Source: an optimization exercise on an open RTL-to-GDS flow (aim: small area and a short achievable clock period). Production flows keep margins and buffers that such runs may drop. The RTL was checked by simulation tests, not by an equivalence proof against the original design. Power figures rest on the tool's default switching activity, not on a simulated workload.

File: design/flow/design.v
module MUX_REGISTER(the_input,clk,CE,rst,the_output);
parameter width=18;
parameter selection=1;
parameter RSTTYPE="SYNC";
input [width-1:0] the_input;
input clk,rst,CE;
output reg [width-1:0] the_output;
generate
	if(selection==1)
	begin
		if(RSTTYPE=="SYNC")
		begin
			always @(posedge clk ) begin
				if (rst) 
					the_output<=0;	
				else if(CE==1)
					the_output<=the_input;
			end
		end
		else if(RSTTYPE=="ASYNC") begin
			always @(posedge clk or posedge rst ) begin
				if (rst) 
					the_output<=0;	
				else if(CE==1)
					the_output<=the_input;
			end
		end
	end
	else if(selection==0)
	begin
	    always @(the_input ) begin
		the_output=the_input;
	     end
	end
endgenerate
endmodule
module DSP(A,B,C,D,CARRYIN,M,P,CARRYOUT,CARRYOUTF,CLK,OPMODE,CEA,CEB,CECARRYIN,CEC,CED,CEM,CEOPMODE 
,CEP,RSTA,RSTB,RSTC,RSTCARRYIN,RSTD,RSTM,RSTP,RSTOPMODE,BCOUT,PCIN,BCIN,PCOUT);
input [17:0] A,B,D,BCIN;
input [47:0] C,PCIN;
input [7:0] OPMODE;
input CARRYIN,CLK,CEA,CEB,CECARRYIN,CEC,CED,CEM,CEOPMODE,CEP,RSTA,RSTB,RSTC,RSTCARRYIN,RSTD,RSTM,RSTP,RSTOPMODE;
output CARRYOUTF,CARRYOUT;
output [47:0] PCOUT,P;
output [17:0] BCOUT;
output [35:0] M;
parameter A0REG=0;
parameter A1REG=1;
parameter B0REG=0;
parameter B1REG=1;
parameter CREG=1;
parameter DREG=1;
parameter MREG=1;
parameter PREG=1;
parameter CARRYINREG=1;
parameter CARRYOUTREG=1;
parameter OPMODEREG=1;
parameter CARRYINSEL="OPMODE5";  
parameter B_INPUT="DIRECT";  
parameter RSTTYPE="SYNC";  
wire [17:0] DFF,B0F,A0F,B1F,A1F;
wire [47:0] CFF;
wire [35:0] MFF;
wire CIF,COF;
wire [7:0] OPF;
wire [17:0] BMUX;
wire [17:0] PRE_MUX,PRE;
wire [35:0] MUL;
wire [47:0] POST;
wire [47:0] X,Z;
wire [47:0] CONCAT;
wire COUT,CIN;
MUX_REGISTER #(.width(18),.selection(1)) DUT_DREG(D,CLK,CED,RSTD,DFF);
assign BMUX=(B_INPUT=="DIRECT")? B:(B_INPUT=="CASCADE")?PCIN:0  ;
MUX_REGISTER #(.width(18),.selection(0)) DUT_B0REG(BMUX,CLK,CEB,RSTB,B0F);
MUX_REGISTER #(.width(18),.selection(0)) DUT_A0REG(A,CLK,CEA,RSTA,A0F);
MUX_REGISTER #(.width(48),.selection(1)) DUT_CREG(C,CLK,CEC,RSTC,CFF);
MUX_REGISTER #(.width(8),.selection(1)) DUT_OPMODEREG(OPMODE,CLK,CEOPMODE,RSTOPMODE,OPF);
MUX_REGISTER #(.width(18),.selection(1)) DUT_B1REG(PRE_MUX,CLK,CEB,RSTB,B1F);
MUX_REGISTER #(.width(18),.selection(1)) DUT_A1REG(A0F,CLK,CEA,RSTA,A1F);
MUX_REGISTER #(.width(36),.selection(1)) DUT_MREG(MUL,CLK,CEM,RSTM,MFF);
MUX_REGISTER #(.width(48),.selection(1)) DUT_PREG(POST,CLK,CEP,RSTP,P);
MUX_REGISTER #(.width(1),.selection(1)) DUT_COREG(COUT,CLK,CECARRYIN,RSTCARRYIN,COF);
MUX_REGISTER #(.width(1),.selection(1)) DUT_CINREG(CIN,CLK,CECARRYIN,RSTCARRYIN,CIF);
assign CIN=(CARRYINSEL=="OPMODE5")? OPMODE[5]:(CARRYINSEL=="CARRYIN")? CARRYIN:0;
assign MUL=A1F*B1F;
assign BCOUT=B1F;
assign M=MFF;
assign CONCAT={DFF[12:0],A1F,B1F};
assign CARRYOUT=COF;
assign CARRYOUTF=COF;
assign PCOUT=P;
assign PRE=(OPMODE[6]==0)? (DFF+B0F):(DFF-B0F) ;
assign PRE_MUX=(OPMODE[4]==0) ? B0F:PRE;
assign X=({OPMODE[1],OPMODE[0]}==2'b00)? 0: ({OPMODE[1],OPMODE[0]}==2'b01)? ({12'b000000000000,MFF}):({OPMODE[1],OPMODE[0]}==2'b10)?P:CONCAT;
assign Z=({OPMODE[3],OPMODE[2]}==2'b00)? 0: ({OPMODE[3],OPMODE[2]}==2'b01)? PCIN:({OPMODE[3],OPMODE[2]}==2'b10)?P:CFF;
assign {COUT,POST}=(OPMODE[7]==0)? (Z+X+CIF):(Z-(X+CIF));
endmodule
File: design/flow/run.sh
#!/bin/bash
# synth_recipe.tcl (not shown) runs the flow's synth.tcl, then flattens the netlist and writes it again
# the make line also repeats each setting of config.mk as NAME=value (left out here)
make -C /OpenROAD-flow-scripts/flow DESIGN_CONFIG=/design/flow/config.mk WORK_HOME=/design/flow/orfs CLKGATE_MAP_FILE= SYNTH_SCRIPT=/design/flow/synth_recipe.tcl finish
File: design/flow/config.mk
export PLATFORM = sky130hd
export DESIGN_NAME = DSP
export DESIGN_NICKNAME = DSP
export VERILOG_FILES = /design/flow/design.v
export SDC_FILE = /design/flow/constraint.sdc
export NUM_CORES = 4
export LEC_CHECK = 0
export CAP_MARGIN = 20
export CORE_MARGIN = 2
export CORE_UTILIZATION = 40
export SLEW_MARGIN = 20
File: design/flow/constraint.sdc
create_clock -name core_clock -period 7.0 [get_ports {CLK}]
set_input_delay 1.4000 -clock core_clock [delete_from_list [all_inputs] [get_ports {CLK}]]
set_output_delay 1.4000 -clock core_clock [all_outputs]
set_load 0.01 [all_outputs]
==> flow_results.org <==
** Clocking
- After clock tree synthesis, the setup repair step added 0 buffers.
- TritonCTS created 17 clock buffers.
- The clock passes through at most 2 buffers.
- Number of H-tree levels :: 4
- After clock tree synthesis, the clock-pin slew on the worst setup and hold paths is 80 ps.
- TritonCTS built the clock tree.
- The number of hold buffers added after CTS was 0.
- Clock root buffer master :: clkbuf_16
- The clock net in this run drives a total of 188 sinks.
- Once the clock tree was built, the resizer swapped 0 gates to a different size.
- Clock latency on the worst-skew pair, taken at its later pin, is 520 ps.

** Final layout
- The library cell used most frequently in the layout, excluding fill and tap cells, is inv_1.
- Number of inserted diodes :: 0
- Share of cells above drive strength 1 :: 7.857%
- In the layout the commonest cells are 454 x inv_1, 313 x clkdlybuf4s50_1, 293 x nand2_1.
- The area growth from synthesis to layout is 17.14%.
- Number of fillers in the final layout :: 6645
- After the last flow step, the layout net total stands at 4261.

** Floorplanning
- Die area :: 0.07044 mm2
- FP Rows :: 95
- I/O pin count :: 346
- The region available for standard cell placement spans 0.06740 mm2.
- Once the floorplan was initialized, standard cells occupied 40.56% of the core.
- In this run the vertical extent of the chip is 265.4 um.
- Die width :: 265.4 um

** Yosys
- Most common cell in the synthesized netlist :: inv_1
- Post-synthesis instance total :: 3321
- Number of warning messages in the yosys log :: 6
- In this run the mean area of a mapped cell was 8.230 um2.
- Most used standard cells in the synthesized netlist :: 454 x inv_1, 293 x nand2_1, 288 x nor2_1
- Synthesis inferred 188 register bits.
- Post-synthesis async set-or-reset flop share :: 0%
- Cell type with the highest aggregate area in the netlist :: fa_1
- In this run, distinct cell masters in the synthesized netlist total 82.
- Summing every instance area after synthesis gives 0.02733 mm2.
- Summed over its instances, the top area cell type makes up 19.12% of the synthesized netlist area.
- Dominant cells by area after synthesis :: fa_1 19%, dfxtp_1 14%, ha_1 12%
- For this run, the leading register cell type out of synthesis is dfxtp_1.
- Yosys mapped a number of flops with a built-in enable equal to 0.
- When the netlist entered floorplanning its net count stood at 4043.
- Seq/Total Area, Yosys :: 13.77%

** Timing
- # setup viols final :: 0
- Total Neg Setup Slack :: 0 ps
- Of the available clock period, the critical path in the final layout requires 94.78%.
- Final Skew :: 19.63 ps
- PnR worst setup slack :: 365.5 ps
- Transition time at the pin with the least slew margin :: 1048 ps
- Fin. Hold Viols :: 0
- Timing would allow up to 150.7 MHz.
- Final hold analysis gives a worst-case slack of 490.8 ps.
- Pins over their slew limit :: 0
- Time the final worst path needs with I/O delays and setup :: 6635 ps
- Setup repair after global routing missed its margin :: no
- Max-slew headroom :: 30.06%

** Pwr
- Clock network fraction of total power :: 17.3%
- Total power for the finished layout comes to 5.957 mW.
- VDD IR-drop max :: 0.0001786 V
- For the clock group, total power comes out at 1.03 mW.
- Combinational cells consume a total of 3.52 mW.
- Power Density :: 186.0 mW/mm2
- Pint :: 3.209 mW
- Sequential cells account for 23.7% of the total power.
- Per report_power, the combinational group accounts for 59.0% of the total.
- For this design the static power due to leakage is 15.35 nW.
- The analysis attributes to net switching a power of 2.748 mW.
- Switching Share :: 46.14%
- Ranked by power, first place goes to combinational logic.

** Setup path
- Together, buffers and inverters on the worst path number 6.
- The critical path is of the reg -> reg type.
- The endpoint identified for the worst register-to-register timing path is DUT_MREG.the_output[35]$_SDFFE_PP0P_.
- For the worst flop-to-flop path, the logic depth is 23.
- STA puts the critical path data arrival time at 7070 ps.
- Start of the worst register-to-register path :: DUT_A1REG.the_output[6]$_SDFFE_PP0P_
- Critical Path Fanout Max :: 7
- The setup check on the worst reg-to-reg path leaves a slack of 370 ps.
- STA classifies the critical path startpoint as a register.
- In this design, the largest share of critical-path delay is due to adder cells.
- Maximum single-stage delay on the critical path :: 570 ps
- Most common cell on crit path :: fa_1
- For the worst setup path, the data required time is 7430 ps.
- The slowest stage of the critical path is the o41ai_2 cell.
- Critical Path, Cell by Cell :: buf_4 > buf_4 > and2_1 > fa_1 > inv_1 > fa_1 > fa_1 > inv_1 > ha_1 > fa_1 > inv_1 > fa_1 > inv_1 > ha_1 > a21o_1 > o41ai_2 > a31o_2 > o31a_1 > o31a_1 > o21ai_1 > a21oi_1 > nor3_1 > nor4_1
- The worst setup path is captured at a register.

** GRT
- Via count of the first global-routing pass :: 23890
- Antenna violations before repair :: 1
- First-pass GRT wire length :: 145.7 mm
- Entering global routing, the biggest net connects 52 pins.
- GRT Residual Overflow :: 0
- Global routing consumed, over all layers together, 27.03% of the routing resources.

** Placed design
- Number of input and output port buffers inserted :: 324
- Last weighted congestion value of the routability-driven placer :: 0.9449
- DPL Wire Length :: 76.46 mm
- Before CTS, the worst setup slack after placement is 199.2 ps.

** Route
- Number of search-and-repair iterations in the first detailed-routing pass :: 5
- WL final :: 94.67 mm
- Remaining design rule violation count :: 0
- In this run the remaining antenna-violating nets after routing total 0.
- Number of DRC markers in iteration 0 :: 1623
- Via count :: 23960
- After detailed routing, the number of vias per cell comes to 5.415.

** Job
- The tool flagged a number of max-cap violations equal to 0.

** Hold path
- Hold Crit Endpoint :: DUT_MREG.the_output[0]$_SDFFE_PP0P_
- Worst hold path stage count :: 2
- Class of the worst hold path :: reg -> reg
- Startpoint of the most critical hold path :: DUT_MREG.the_output[0]$_SDFFE_PP0P_

** Outcome
- The flow ran to the end and the layout has no timing, DRC or antenna violations.
==> area by class of cell <==
class / count / area (um2) / area share [%]
multi-input combinational: 2439 / 20790 / 64.94
timing repair buffer: 439 / 4095 / 12.79
sequential: 188 / 3776 / 11.79
inverter: 454 / 1704 / 5.322
tap: 873 / 1092 / 3.411
clock buffer: 18 / 429.2 / 1.340
clock inverter: 13 / 127.6 / 0.3986
==> cell families (layout without fill, tap and decap cells) <==
kind of cell             after synthesis  count (layout)  synth area share (%)
AND/OR/NAND/NOR                      925             925                 15.78
multiplexers                         233             233                 8.922
flip-flops                           188             188                 13.77
XOR/XNOR                             138             138                 4.422
AO/OA/AOI/OAI                        615             615                 15.56
adder cells (fa/ha/maj)              528             528                 31.34
buffers and inverters                694             924                 10.21
==> worst max path at each step <==
stage / start / to / slack, ps / depth (start not counted)
after floorplan: DUT_B1REG.the_output[9]$_SDFFE_PP0P_ / DUT_MREG.the_output[34]$_SDFFE_PP0P_ / 560 / 24
after global placement: DUT_B1REG.the_output[5]$_SDFFE_PP0P_ / DUT_MREG.the_output[32]$_SDFFE_PP0P_ / 230 / 21
after detailed placement: DUT_B1REG.the_output[5]$_SDFFE_PP0P_ / DUT_MREG.the_output[34]$_SDFFE_PP0P_ / 200 / 21
after CTS: DUT_B1REG.the_output[5]$_SDFFE_PP0P_ / DUT_MREG.the_output[34]$_SDFFE_PP0P_ / 190 / 21
after global routing: DUT_A1REG.the_output[4]$_SDFFE_PP0P_ / DUT_MREG.the_output[34]$_SDFFE_PP0P_ / 70 / 22
final: DUT_A1REG.the_output[6]$_SDFFE_PP0P_ / DUT_MREG.the_output[35]$_SDFFE_PP0P_ / 370 / 23
==> sequential cells by signal, indices dropped and copies added (netlist names) <==
name,flops
DUT_CREG.the_output,48
DUT_PREG.the_output,48
DUT_MREG.the_output,36
DUT_A1REG.the_output,18
DUT_B1REG.the_output,18
DUT_DREG.the_output,18
DUT_CINREG.the_output,1
DUT_COREG.the_output,1
==> per-stage QoR <==
stage               utilization, %  area (um2)  cells
detailed placement           46.66       31450   4393
finish                       47.51       32020   4424
CTS                          47.49       32010   4424
global placement             46.65       31440   4392
floorplan                        -       27330   3321
global route                 47.51       32020   4424
==> routing by layer <==
metal,share of wire [%],wire (um),global-route usage [%]
met2,45,42480,43.28
met5,0.011,10,0
met1,46,43480,37.27
met3,6.5,6180,4.657
met4,2.7,2521,8.001
==> images/registers.png <==
The bar under the picture is 100 um long.
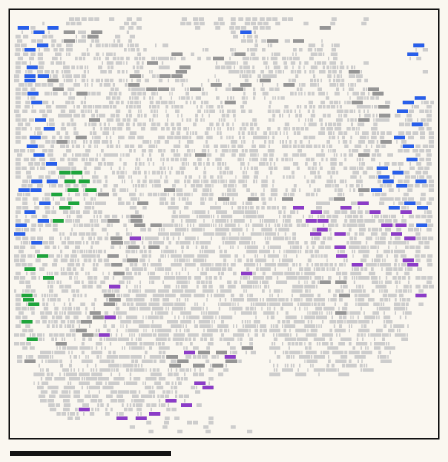
| color | netlist name | placed flops |
|---|---|---|
| green | DUT_DREG.the_output | 18 |
| purple | DUT_MREG.the_output | 36 |
| blue | DUT_CREG.the_output | 48 |
Seq. cell area: 0.003776 mm2
register share of the cell area: 11.79%
power consumed by sequential cells: 1.41 mW
final core utilization: 47.51%

==> images/cell_classes.png <==
Fill, decap, tap and diode cells in gray.
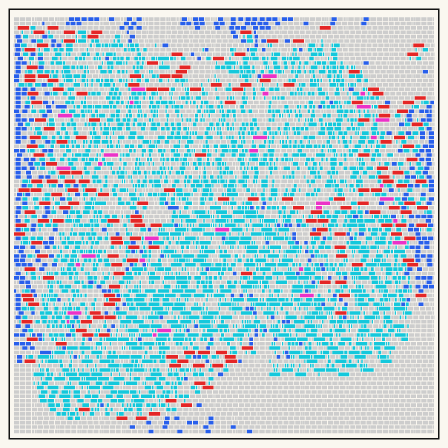
| color | class | cells | share of their area |
|---|---|---|---|
| red | flops | 188 | 12% |
| cyan | all other logic | 2893 | 73% |
| magenta | clock drivers and dummy loads | 31 | 1.8% |
| blue | other buffers and delay cells | 439 | 13% |

==> images/final_congestion.png <==
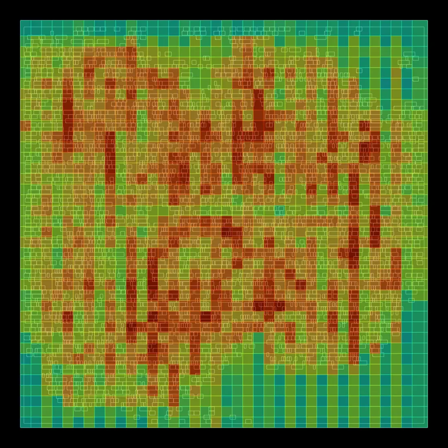
met1 demand-to-capacity share in global routing: 37.27%
grt met2 use: 43.28%
wire length per cell: 21.40 um

==> images/zoom.png <==
The bar under the picture is 20 um long. Window x 108 to 158, y 161 to 211 um. Cells in gray, sequential cells in the stronger gray; small squares are vias.
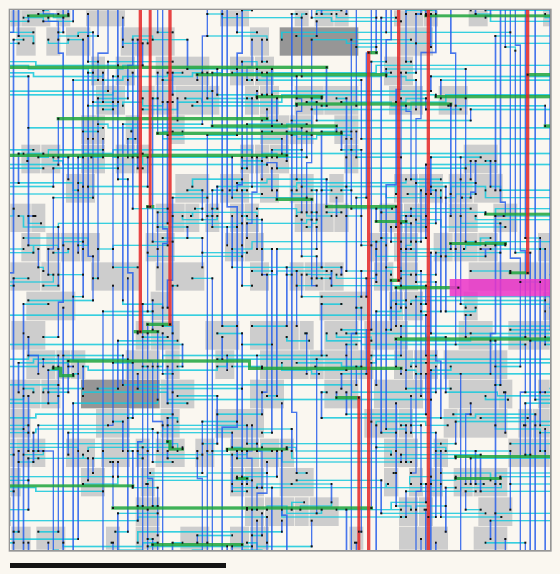
| color | layer |
|---|---|
| cyan | met1 |
| green | met3 |
| red | met4 |
| magenta | met5 |
| blue | met2 |
netlist names of flops here include: DUT_PREG.the_output (2)
sequential cells in the window: 2
most frequent: a21oi_1 (24), nor2_1 (18), nand2_1 (18)
cells with their middle in the window: 185

==> images/clock_map.png <==
The bar under the picture is 100 um long.
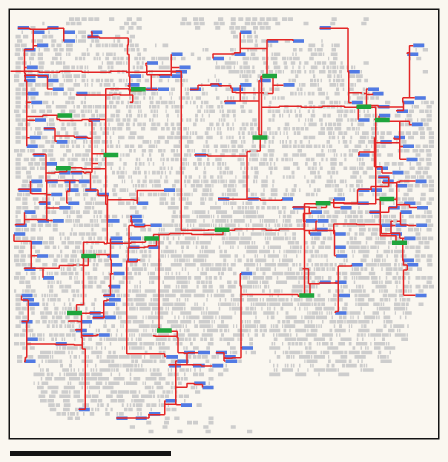
[red] clock wires | length: 3670 um
[blue] flip-flops | count: 188
[green] cells driving clock nets | count: 17
routed clock nets: 18
flops lie: all over the die

## what the ideal ports hide
The flow's constraints put no driver on any port. The routed layout listed below was extracted and timed again, unchanged, in two steps.
Step 1: set_driving_cell puts a clkbuf_16 on CLK and a buf_2 on each other input, an assumption about the parent block.
Step 2 moves the port delays by t, midway between the first and last clock arrival at a register: inputs arrive t later, outputs are due t later. That takes back most of the time a late clock gives input paths.
Slacks: ideal ports / drivers / drivers and shift; pairs: ideal ports / drivers.
t (ns): 0.573
slack for setup (ns): 0.365 / 0.365 / 0.360
worst register clock-pin slew, ns: 0.09 / 0.09
worst slew at a driven data input, ns: 0.08
pins driven straight from the clock port: 1
After both steps setup and hold are still met in this run. The setup slack of this run moves by 0.000 ns with the drivers and by -0.005 ns with both steps.
